Background: an optimization exercise with open tools, aiming at small area. Do not read the settings as production practice.
At most, simulation tests tie the RTL to the original design; equivalence was not proved.
Not every run is shown, and edits may drop behaviour that the tests do not exercise.
The RTL of run 2 was laid out without a check of its function.

==> run_1/routed.png <==
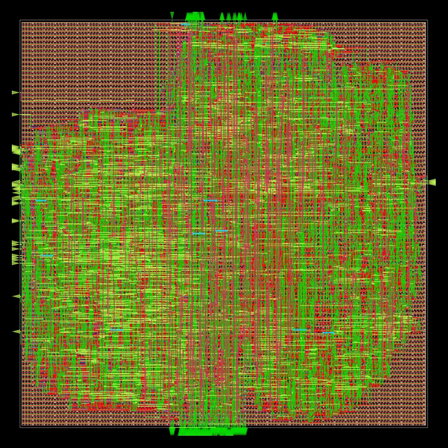
==> run_1/ff_map.png <==
Scale bar: 200 um. Other cells in gray.
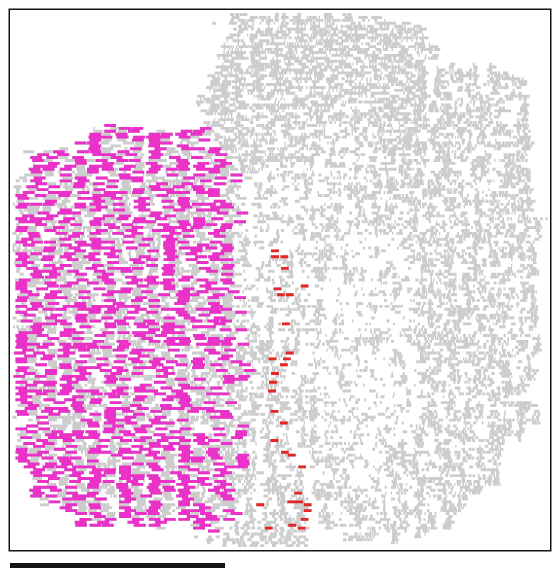
==> run_1/m3.png <==
Cells faint in the background.
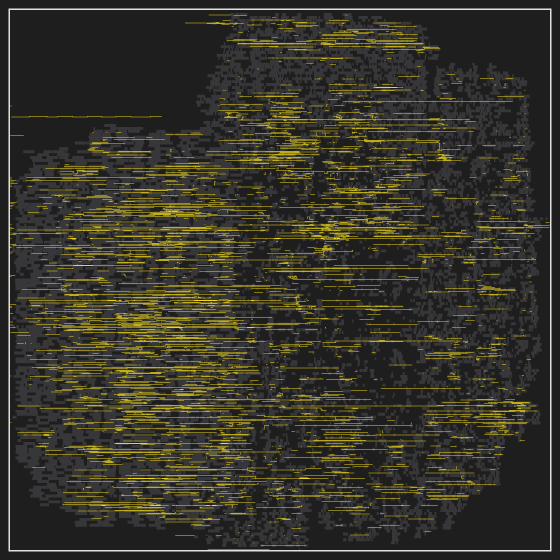
==> run_1/class_map.png <==
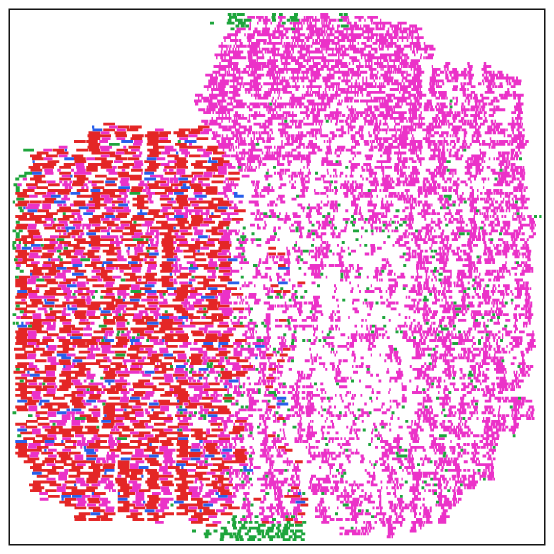
--- config.mk ---
export PLATFORM = sky130hd
export DESIGN_NAME = datapath
export DESIGN_NICKNAME = datapath
export VERILOG_FILES = /design/flow/design.v
export SDC_FILE = /design/flow/constraint.sdc
export NUM_CORES = 4
export LEC_CHECK = 0
export CAP_MARGIN = 20
export CORE_MARGIN = 2
export CORE_UTILIZATION = 40
export SLEW_MARGIN = 20
--- constraint.sdc ---
create_clock -name core_clock -period 150.0 [get_ports {clock}]
set_input_delay 30.0000 -clock core_clock [delete_from_list [all_inputs] [get_ports {clock}]]
set_output_delay 30.0000 -clock core_clock [all_outputs]
set_load 0.01 [all_outputs]
--- design.v ---
module mux (data0, data1, sel, out);
  parameter WIDTH = 32;
  input [WIDTH-1:0] data0, data1;
  input sel;
  output [WIDTH-1:0] out;
  assign out = (sel == 1) ? data1 : data0;
endmodule
module adder(a, b,  out);
   input[31:0] a, b;
   output[31:0] out;
   assign out = OUT(a, b);
   function [31:0] OUT;
       input [31:0] a, b;
       begin
       casex(b[31])
           1'b1:   begin
                   b = ~b;
                   b = b + 1'b1;
                   OUT = a - b;
                   end
           default: OUT = a + b;
       endcase
     end
   endfunction
endmodule
module FFD_resettable(clock, reset_, d, q);
   parameter WIDTH = 32;
   input  [WIDTH-1:0] d;
   input clock, reset_;
   output [WIDTH-1:0] q;
   reg [WIDTH-1:0] q;
   always @(posedge clock)
      if (!reset_) q <= 0;
      else q <= d;
endmodule
module regfile(clock, regWrite, readReg1, readReg2, regDest, writeData, readData1, readData2);
   input clock, regWrite;
   input[4:0] readReg1, readReg2, regDest;
   input[31:0] writeData;
   output[31:0] readData1, readData2;
   reg[31:0] regFile[0:31];
   always @(posedge clock) if (regWrite == 1) regFile[regDest] <= writeData;
   assign readData1 = (readReg1 != 0) ? regFile[readReg1] : 0;
   assign readData2 = (readReg2 != 0) ? regFile[readReg2] : 0;
endmodule
module immGenerator(instruction, immOut);
   input [31:0] instruction;
   output[31:0] immOut;
   reg[31:0] IMM_OUT;
   wire[6:0] opcode;
   wire[2:0] funct3;
   assign immOut = IMM_OUT;
   assign opcode = instruction[6:0];
   assign funct3 = instruction[14:12];
   always @(*)
   casex(opcode)
        7'b0010011: IMM_OUT <= { {21{instruction[31]}}, instruction[30:25], instruction[24:21], instruction[20]};
        7'b0100011: IMM_OUT <= { {21{instruction[31]}}, instruction[30:25], instruction[11:8], instruction[7]};
        7'b0010111: IMM_OUT <= { instruction[31], instruction[30:20], instruction[19:12], {12{1'b0}} };
        7'b0000011: IMM_OUT <= { {21{instruction[31]}}, instruction[30:25], instruction[24:21], instruction[20]};
        7'b1101111: IMM_OUT <= { {12{instruction[31]}}, instruction[19:12], instruction[20], instruction[30:25], instruction[24:21], {1{1'b0}}};
        7'b1100011: IMM_OUT <= { {20{instruction[31]}}, instruction[7], instruction[30:25], instruction[11:8], {1{1'b0}}};
        default: IMM_OUT <= 32'b0;
    endcase
endmodule
module alu(a, b, aluctrl,  aluOut, zero, LSb_aluresult);
   input  [31:0] a, b;
   input  [3:0] aluctrl;
   output[31:0] aluOut;
   output zero, LSb_aluresult;
   reg[31:0] aluOut;
   assign zero = (aluOut==0) ? 1 : 0;
   assign LSb_aluresult = aluOut[0];
   always @(*)
      casex (aluctrl)
         0: aluOut <= a & b;
         1: aluOut <= a | b;
         2: aluOut <= OUT(a, b);
         4: aluOut <= a * b;
         5: aluOut <= (b == 0) ? 32'hFFFFFFFF : a / b;
         10: aluOut <= a - b;
         11: aluOut <= (a < b) ? 1:0;
         default: aluOut<=0;
      endcase
      function [31:0] OUT;
          input [31:0] a, b;
          begin
          casex(b[31])
              1'b1:   begin
                      b = ~b;
                      b = b + 1'b1;
                      OUT = a - b;
                      end
              default: OUT = a + b;
          endcase
          end
      endfunction
endmodule
module datapath(clock, reset_, memtoreg, regwrite, aluControl, instr, readDataDMem, zero, pc, aluOut, readData2, selBranch, alusrcA, alusrcB, jump, LSb_aluresult);
   input clock, reset_, memtoreg, selBranch, alusrcA, alusrcB, regwrite, jump;
   input[3:0] aluControl;
   input[31:0] instr, readDataDMem;
   output zero, LSb_aluresult;
   output[31:0] pc, aluOut, readData2;
   wire[4:0] writereg;
   wire[31:0] pcnext, pcplus4, pcbranch, pcMux;
   wire[31:0] immOut, aluinA, aluinB, writeDataRegFile, readData1;
   assign writereg = instr[11:7];
   FFD_resettable #(32) pcreg(clock, reset_, pcnext, pc);
   adder                pcaddStart(pc, 32'b100, pcplus4);
   adder       pcaddBranch(pc, immOut, pcbranch);
   mux #(32)   pcBranchMux(pcplus4, pcbranch, selBranch, pcMux);
   mux #(32)   pcJumpMux(pcMux, aluOut, jump, pcnext);
   regfile     rf(clock, regwrite, instr[19:15], instr[24:20], instr[11:7], writeDataRegFile, readData1, readData2);
   mux #(32)   muxToWrite(aluOut, readDataDMem, memtoreg, writeDataRegFile);
   immGenerator immg(instr, immOut);
   mux #(32)  muxsrcB(readData2, immOut, alusrcB, aluinB);
   mux #(32)  muxsrcA(pc, readData1, alusrcA, aluinA);
   alu        alu(aluinA, aluinB, aluControl, aluOut, zero, LSb_aluresult);
endmodule
--- run.sh ---
#!/bin/bash
# synth_recipe.tcl (not shown) runs the flow's synth.tcl, then flattens the netlist and writes it again
# the make line also repeats each setting of config.mk as NAME=value (left out here)
make -C /OpenROAD-flow-scripts/flow DESIGN_CONFIG=/design/flow/config.mk WORK_HOME=/design/flow/orfs CLKGATE_MAP_FILE= SYNTH_SCRIPT=/design/flow/synth_recipe.tcl finish
==> summary.txt, run 1 <==
Run status
  • Status: timing/DRC/antenna clean

Synthesis
  • Simple-gate portion of the synthesized area: about an eighth
  • #FFs+latches synth: about 1.1k
  • Post-synthesis mux area share: between 10 and 15%
  • Yosys top cell by area: edfxtp_1
  • Synth top area share: 30.83%
  • Synthesized area: between 0.09 and 0.1 mm^2
  • Combinational family with the most area after synthesis: adder cells
  • Most numerous cell in the Yosys netlist: edfxtp_1
  • Syn nets: 10.76k
  • Post-synth ARST share: 0%
  • Synthesis warning total: 5

Floorplan
  • Die H: 503.4 um

Routing
  • Met3 WL: about 38,000 um
  • DR vias/cell: about 6.4

Timing
  • Worst Tran Pin Value: approximately 1300 ps
  • Max Clk Rate: 6.917 MHz
  • Final hold vios: 0
  • Clk_skew: approximately 33 ps
  • Slew HR: between 10% and 20%
  • Final setup violation count: 0
  • Final Max Slew Viols: 0

Finish
  • Non-CTS buffers: between 500 and 600
  • Antenna cells: 22
  • Fill count: 23.31k
  • Largest cell class: multi-input gates
  • Commonest non-fill, non-tap cell in the layout: edfxtp_1

Critical path
  • Kind of critical path: in -> out
  • CP peak stage delay: roughly 700 ps
  • Crit end category: output pin
  • Crit path max fanout: 34
  • Worst path slowest cell: or4_1

Clock tree
  • CTS root buf: clkbuf_16
  • Clock Sinks: approximately 1.1k

Job
  • Max-cap violations: 0

GRT
  • First-pass GRT wire length: 606,600 um
  • GRT overflow: 0

Placed design
  • DP HPWL: between 300,000 and 400,000 um
  • Post-placement cell count: 12.90k
Notes on routed.png above:
routed vias: 84.11k
gr usage total: 33.46%
Routed WL per cell: 32.93 um

Notes on ff_map.png above:
color	signal	flops
red	pcreg.q	32
magenta	rf.regFile	1,024
FF+latch area: 0.03139 mm^2
Finished Core Util: 44.84%

Notes on m3.png above:
wire length on this layer	37.7 mm
main direction	horizontal
DRT Wirelength: 432,800 um
met3 GRT Util: 6.716%

Notes on class_map.png above:
color	class	cells	share of their area
magenta	remaining logic cells	7,972	63%
red	registers	1,056	29%
green	remaining buffers and delay cells	571	4.7%
blue	clock drivers and dummy loads	192	3.1%
number of cell rows: 183
proportion of cell area occupied by registers: 28.20%
core area: 0.2482 mm^2
Finished Cell Area: 0.1113 mm^2

## run 1: through the flow
stage	hold slack, ps	area, um^2	setup WS [ps]	TNS [ps]
2_1_floorplan	592.9	99740	10400	0
3_3_place_gp	655.8	107100	1092	0
3_5_place_dp	660.5	107100	278.3	0
4_1_cts	674.9	110400	160.8	0
5_1_grt	712.1	111300	-52.31	-52.31
6_report	662.7	111300	5420	0
## run 1: critical path: cells and delay by family
kind	cells	cell delay (ps)
and+or+nand+nor	97	20120
muxes	3	1240
adders and majority gates	31	9310
buffers and inverters	36	8260
AOI/OAI and AO/OA	194	45240
## run 1: state kept, by name (all words and copies together), names as in the netlist
| register | cells |
|---|---|
| rf.regFile | 1024 |
| pcreg.q | 32 |
## run 1: path summary, 6_finish.rpt
path                                     start                           to  slack (ps)
hold / removal         pcreg.q[0]$_SDFFE_PN0P_      pcreg.q[0]$_SDFFE_PN0P_         660
hold reg to reg        pcreg.q[0]$_SDFFE_PN0P_      pcreg.q[0]$_SDFFE_PN0P_         660
setup / recovery                     instr[24]                         zero        5420
setup reg to reg  rf.regFile[25][25]$_DFFE_PP_  rf.regFile[16][0]$_DFFE_PP_       66240
==> run_1/route_heat.png <==
Scale bar: 200 um. 25 x 25 tiles, from dark purple (low) to yellow (high), scaled to the fullest tile. Values are wire area over tile area, all layers added.
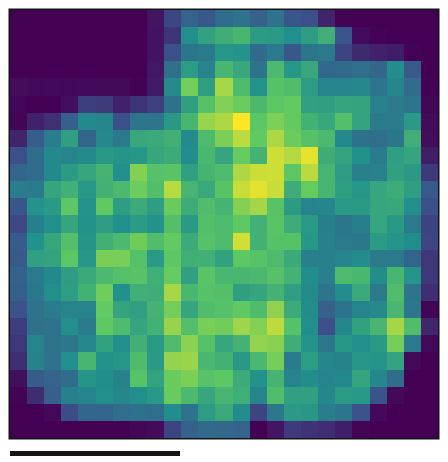

==> run 2: too many edits to list; what changed since run 1 <==
design.v: 120 -> 1651 lines; modules unchanged: 2
  adder: edited, 18 -> 9 lines
  regfile: edited, 10 -> 81 lines
  immGenerator: edited, 20 -> 16 lines
  alu: edited, 33 -> 1509 lines
  datapath: edited, 22 -> 19 lines
==> module regfile as of run 2 <==
module regfile(clock, regWrite, readReg1, readReg2, regDest, writeData, readData1, readData2);
   input clock, regWrite;
   input [4:0] readReg1, readReg2, regDest;
   input [31:0] writeData;
   output [31:0] readData1, readData2;
   reg [31:0] rd1, rd2;
   genvar k;
   generate for (k = 1; k < 32; k = k + 1) begin : g_reg
      reg [31:0] x;
      always @(posedge clock)
         if (regWrite && regDest == k) x <= writeData;
   end endgenerate
   always @(*) begin
      rd1 = 32'd0;
      rd2 = 32'd0;
      if (readReg1 == 5'd1) rd1 = rd1 | g_reg[1].x;
      if (readReg2 == 5'd1) rd2 = rd2 | g_reg[1].x;
      if (readReg1 == 5'd2) rd1 = rd1 | g_reg[2].x;
      if (readReg2 == 5'd2) rd2 = rd2 | g_reg[2].x;
      if (readReg1 == 5'd3) rd1 = rd1 | g_reg[3].x;
      if (readReg2 == 5'd3) rd2 = rd2 | g_reg[3].x;
      if (readReg1 == 5'd4) rd1 = rd1 | g_reg[4].x;
      if (readReg2 == 5'd4) rd2 = rd2 | g_reg[4].x;
      if (readReg1 == 5'd5) rd1 = rd1 | g_reg[5].x;
      if (readReg2 == 5'd5) rd2 = rd2 | g_reg[5].x;
      if (readReg1 == 5'd6) rd1 = rd1 | g_reg[6].x;
      if (readReg2 == 5'd6) rd2 = rd2 | g_reg[6].x;
      if (readReg1 == 5'd7) rd1 = rd1 | g_reg[7].x;
      if (readReg2 == 5'd7) rd2 = rd2 | g_reg[7].x;
      if (readReg1 == 5'd8) rd1 = rd1 | g_reg[8].x;
      if (readReg2 == 5'd8) rd2 = rd2 | g_reg[8].x;
      if (readReg1 == 5'd9) rd1 = rd1 | g_reg[9].x;
      if (readReg2 == 5'd9) rd2 = rd2 | g_reg[9].x;
      if (readReg1 == 5'd10) rd1 = rd1 | g_reg[10].x;
      if (readReg2 == 5'd10) rd2 = rd2 | g_reg[10].x;
      if (readReg1 == 5'd11) rd1 = rd1 | g_reg[11].x;
      if (readReg2 == 5'd11) rd2 = rd2 | g_reg[11].x;
      if (readReg1 == 5'd12) rd1 = rd1 | g_reg[12].x;
      if (readReg2 == 5'd12) rd2 = rd2 | g_reg[12].x;
      if (readReg1 == 5'd13) rd1 = rd1 | g_reg[13].x;
      if (readReg2 == 5'd13) rd2 = rd2 | g_reg[13].x;
      if (readReg1 == 5'd14) rd1 = rd1 | g_reg[14].x;
      if (readReg2 == 5'd14) rd2 = rd2 | g_reg[14].x;
      if (readReg1 == 5'd15) rd1 = rd1 | g_reg[15].x;
      if (readReg2 == 5'd15) rd2 = rd2 | g_reg[15].x;
      if (readReg1 == 5'd16) rd1 = rd1 | g_reg[16].x;
      if (readReg2 == 5'd16) rd2 = rd2 | g_reg[16].x;
      if (readReg1 == 5'd17) rd1 = rd1 | g_reg[17].x;
      if (readReg2 == 5'd17) rd2 = rd2 | g_reg[17].x;
      if (readReg1 == 5'd18) rd1 = rd1 | g_reg[18].x;
      if (readReg2 == 5'd18) rd2 = rd2 | g_reg[18].x;
      if (readReg1 == 5'd19) rd1 = rd1 | g_reg[19].x;
      if (readReg2 == 5'd19) rd2 = rd2 | g_reg[19].x;
      if (readReg1 == 5'd20) rd1 = rd1 | g_reg[20].x;
      if (readReg2 == 5'd20) rd2 = rd2 | g_reg[20].x;
      if (readReg1 == 5'd21) rd1 = rd1 | g_reg[21].x;
      if (readReg2 == 5'd21) rd2 = rd2 | g_reg[21].x;
      if (readReg1 == 5'd22) rd1 = rd1 | g_reg[22].x;
      if (readReg2 == 5'd22) rd2 = rd2 | g_reg[22].x;
      if (readReg1 == 5'd23) rd1 = rd1 | g_reg[23].x;
      if (readReg2 == 5'd23) rd2 = rd2 | g_reg[23].x;
      if (readReg1 == 5'd24) rd1 = rd1 | g_reg[24].x;
      if (readReg2 == 5'd24) rd2 = rd2 | g_reg[24].x;
      if (readReg1 == 5'd25) rd1 = rd1 | g_reg[25].x;
      if (readReg2 == 5'd25) rd2 = rd2 | g_reg[25].x;
      if (readReg1 == 5'd26) rd1 = rd1 | g_reg[26].x;
      if (readReg2 == 5'd26) rd2 = rd2 | g_reg[26].x;
      if (readReg1 == 5'd27) rd1 = rd1 | g_reg[27].x;
      if (readReg2 == 5'd27) rd2 = rd2 | g_reg[27].x;
      if (readReg1 == 5'd28) rd1 = rd1 | g_reg[28].x;
      if (readReg2 == 5'd28) rd2 = rd2 | g_reg[28].x;
      if (readReg1 == 5'd29) rd1 = rd1 | g_reg[29].x;
      if (readReg2 == 5'd29) rd2 = rd2 | g_reg[29].x;
      if (readReg1 == 5'd30) rd1 = rd1 | g_reg[30].x;
      if (readReg2 == 5'd30) rd2 = rd2 | g_reg[30].x;
      if (readReg1 == 5'd31) rd1 = rd1 | g_reg[31].x;
      if (readReg2 == 5'd31) rd2 = rd2 | g_reg[31].x;
   end
   assign readData1 = rd1;
   assign readData2 = rd2;
endmodule
==> module adder as of run 2 <==
module adder(a, b, cin, out);
   input  [31:0] a, b;
   input  cin;
   output [31:0] out;
   wire   [32:0] c;
   assign c[0] = cin;
   assign out = a ^ b ^ c[31:0];
   assign c[32:1] = (a & b) | (c[31:0] & (a ^ b));
endmodule
==> module datapath as of run 2 <==
module datapath(clock, reset_, memtoreg, regwrite, aluControl, instr, readDataDMem, zero, pc, aluOut, readData2, selBranch, alusrcA, alusrcB, jump, LSb_aluresult);
   input clock, reset_, memtoreg, selBranch, alusrcA, alusrcB, regwrite, jump;
   input [3:0] aluControl;
   input [31:0] instr, readDataDMem;
   output zero, LSb_aluresult;
   output [31:0] pc, aluOut, readData2;
   wire [31:0] pcnext, pcMux, pcInc;
   wire [31:0] immOut, aluinA, aluinB, writeDataRegFile, readData1;
   FFD_resettable #(32) pcreg(clock, reset_, pcnext, pc);
   mux #(32)   pcIncMux(32'd4, immOut, selBranch, pcInc);
   adder       pcadd(pc, pcInc, 1'b0, pcMux);
   mux #(32)   pcJumpMux(pcMux, aluOut, jump, pcnext);
   regfile     rf(clock, regwrite, instr[19:15], instr[24:20], instr[11:7], writeDataRegFile, readData1, readData2);
   mux #(32)   muxToWrite(aluOut, readDataDMem, memtoreg, writeDataRegFile);
   immGenerator immg(instr, immOut);
   mux #(32)  muxsrcB(readData2, immOut, alusrcB, aluinB);
   mux #(32)  muxsrcA(pc, readData1, alusrcA, aluinA);
   alu        alu(aluinA, aluinB, aluControl, aluOut, zero, LSb_aluresult);
endmodule
==> module immGenerator as of run 2 <==
module immGenerator(instruction, immOut);
   input [31:0] instruction;
   output [31:0] immOut;
   reg [31:0] IMM_OUT;
   wire [6:0] opcode = instruction[6:0];
   assign immOut = IMM_OUT;
   always @(*)
      case (opcode)
         7'b0010011, 7'b0000011: IMM_OUT = {{21{instruction[31]}}, instruction[30:20]};
         7'b0100011: IMM_OUT = {{21{instruction[31]}}, instruction[30:25], instruction[11:7]};
         7'b0010111: IMM_OUT = {instruction[31:12], 12'b0};
         7'b1101111: IMM_OUT = {{12{instruction[31]}}, instruction[19:12], instruction[20], instruction[30:21], 1'b0};
         7'b1100011: IMM_OUT = {{20{instruction[31]}}, instruction[7], instruction[30:25], instruction[11:8], 1'b0};
         default: IMM_OUT = 32'b0;
      endcase
endmodule
==> flow/run.sh (new file) <==
#!/bin/bash
# Own layout flow: the standard flow, except that the synthesis maps the
# combinational logic with the ABC script in flow/my.abc (area-oriented
# mapping without ABC's buffering and upsizing; OpenROAD repairs timing later).
# Registers are untouched by ABC, so they match the standard synthesis.
set -euo pipefail
W=$(pwd)
cp flow/my.abc "$W/my.abc"
cat > "$W/mysynth.tcl" <<EOT
proc abc {args} {
  set i [lsearch \$args -script]
  if {\$i >= 0} { lset args [expr {\$i+1}] $W/my.abc }
  set i [lsearch \$args -D]
  if {\$i >= 0} { set args [lreplace \$args \$i [expr {\$i+1}]] }
  yosys abc {*}\$args
}
source $W/synth_recipe.tcl
EOT
make -C "$FLOW_HOME" DESIGN_CONFIG="$W/config.mk" WORK_HOME="$W/orfs" CLKGATE_MAP_FILE= \
  SYNTH_SCRIPT="$W/mysynth.tcl" synth > "$W/synth.log" 2>&1
bash standard.sh > "$W/layout.log" 2>&1
==> flow/my.abc (new file) <==
strash
&get -n
&dch
&nf -R 1000 -p
&put
==> standard.sh (new file) <==
#!/bin/bash
# synth_recipe.tcl (not shown) runs the flow's synth.tcl, then flattens the netlist and writes it again
# the make line also repeats each setting of config.mk as NAME=value (left out here)
make -C /OpenROAD-flow-scripts/flow DESIGN_CONFIG=/design/flow/config.mk WORK_HOME=/design/flow/orfs CLKGATE_MAP_FILE= SYNTH_SCRIPT=/design/flow/synth_recipe.tcl "${@:-finish}"
removed: run.sh
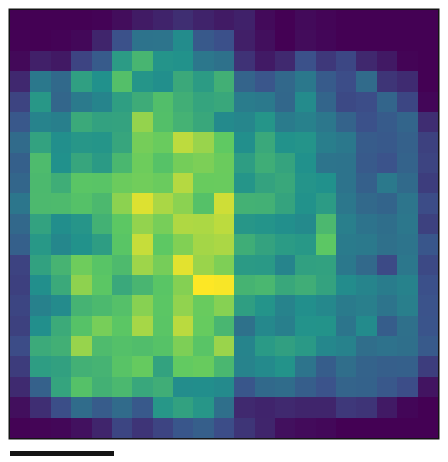
(run_2/route_heat.png)
Scale bar: 100 um. 21 x 21 tiles, from dark purple (low) to yellow (high), scaled to the fullest tile. Values are wire area over tile area, all layers added.
mean over tiles	0.40
tiles over half the peak	43%
fullest tile	0.92
emptiest ninth of the die	north-east
nearly empty tiles	8.2%
densest ninth of the die	center
routed vias: 72.21k
Routed WL per cell: 31.85 um
gr usage total: 40.73%

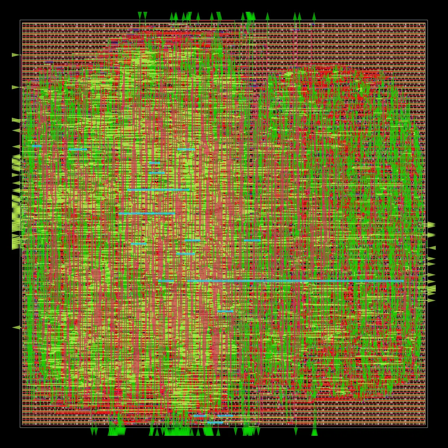
(run_2/routed.png)
DRT Wirelength: 359,600 um
met2 WL: 154,400 um

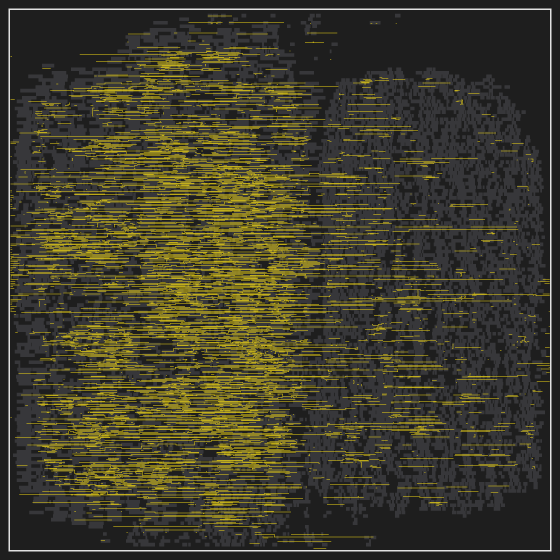
(run_2/m3.png)
Cells faint in the background.
wire length on this layer	47.0 mm
nets with wire on the layer	1,303
main direction	horizontal
met3 GRT Util: 14.49%

==> run 2 against run 1 <==
Critical path type unchanged. Now fails the layout checks on negative setup slack. Highest routed layer unchanged. Register-to-register slack got worse by 11000 ps. Clock skew rose by 12 ps.
==> summary.txt, run 2 <==
Critical path
  • CP top delay family: compound AO/OA/AOI/OAI gates
  • Reg2reg end: rf.g_reg[11].x[16]$_DFFE_PP_
  • Kind of critical path: in -> out
  • Critical path endpoint: zero
  • Crit path max fanout: 13 (-62%)
  • Setup slack on the worst flop-to-flop path: 55,170 ps (-11,070 ps)
  • CP Launch Point: instr[23]
  • Worst path bufs/invs: 22 (-39%)

Finish
  • Antenna cells: 26 (+18%)
  • Finished Cell Area: 0.09367 mm^2 (-16%)
  • Proportion of cell area occupied by registers: 32.48% (+4.3 points)
  • Largest cell class: multi-input gates
  • Non-CTS buffers: 2,197 (+280%)
  • FF+latch area: 0.03043 mm^2 (-3.1%)
  • Fill count: 14.15k (-39%)

Floorplan
  • Number of cell rows: 149 (-19%)
  • Die H: 410.9 um (-18%)
  • Core area: 0.1646 mm^2 (-34%)

Timing
  • Setup TNS: -123,910 ps (-123,910 ps)
  • Worst Tran Pin Value: 1306 ps (+42.18 ps)
  • Final setup violation count: 34 (+34)
  • Max Clk Rate: 6.473 MHz (-6.4%)
  • Slew HR: 12.56% (-2.5 points)
  • Hold WS: 900.4 ps (+237.7 ps)
  • Final Worst Setup Slack: -4477 ps (-9897 ps)

Job
  • Max-cap violations: 0 (unchanged)

Clock tree
  • CTS root buf: clkbuf_16
  • Clock Sinks: 1,024 (-3.0%)

Synthesis
  • Simple-gate portion of the synthesized area: 15.97% (+3.8 points)
  • Combinational family with the most area after synthesis: compound AO/OA/AOI/OAI gates
  • Most numerous cell in the Yosys netlist: edfxtp_1
  • Post-synth ARST share: 0% (unchanged)
  • Yosys top cell by area: edfxtp_1
  • Syn nets: 6,806 (-37%)
  • Synth top area share: 44.98% (+14 points)
  • #FFs+latches synth: 1,024 (-3.0%)

Hold path
  • Critical hold path startpoint: pcreg.q[1]$_SDFF_PN0_

Placed design
  • Dpl ws: -12,450 ps (-12,730 ps)
  • Post-placement cell count: 10.82k (-16%)

GRT
  • First-pass GRT wire length: 489,500 um (-19%)

Run status
  • Status: finished with violations
  • SO Faults: negative setup slack

Routing
  • DR vias/cell: 6.396 (about the same)
-- run 2: cell types whose count changed in the layout (fill, tap and decap cells not counted), moves of 117 or more --
| cell | previous run | this run |
|---|---|---|
| inv_1 | 736 | 0 |
| buf_4 | 372 | 1939 |
| clkinv_1 | 32 | 294 |
| a221o_1 | 15 | 346 |
| xnor2_1 | 329 | 775 |
| mux2_2 | 118 | 1 |
| fa_1 | 411 | 30 |
| ha_1 | 782 | 1 |
| o21a_1 | 161 | 12 |
| mux2i_1 | 184 | 2 |
| a21oi_1 | 451 | 295 |
| nor3_1 | 208 | 14 |
| a21o_1 | 200 | 24 |
| mux4_2 | 505 | 0 |
-- run 2: how the worst min path moves through the flow --
stage,startpoint,end,cells past startpoint
after floorplan,pcreg.q[0]$_SDFF_PN0_,pcreg.q[0]$_SDFF_PN0_,3
after global placement,pcreg.q[1]$_SDFF_PN0_,pcreg.q[1]$_SDFF_PN0_,3

## port drivers added, routing unchanged
The results above use ideal ports. As a check the final layouts listed here were re-extracted and re-timed, cells and wires unchanged.
Step 1 assumes that a clkbuf_16 drives the clock port and a buf_2 every other input.
Step 2 adds t to the input delays and takes it off the output delays; t is the mean of the earliest and latest rising clock arrival at the registers after step 1. Input paths then give back, and output paths get back, about the clock's delay inside the block.
Slacks: no drivers / after step 1 / after step 2; pairs: no drivers / after step 1.
run	t, ns	setup slack, ns	pins driven straight from the clock port
run 1	0.774	5.420 / 5.261 / 5.261	1
run 2	0.801	-4.477 / -4.518 / -4.518	1
The setup slack of run 1, which loses most, moves by -0.159 ns with the drivers and by -0.159 ns with both steps.
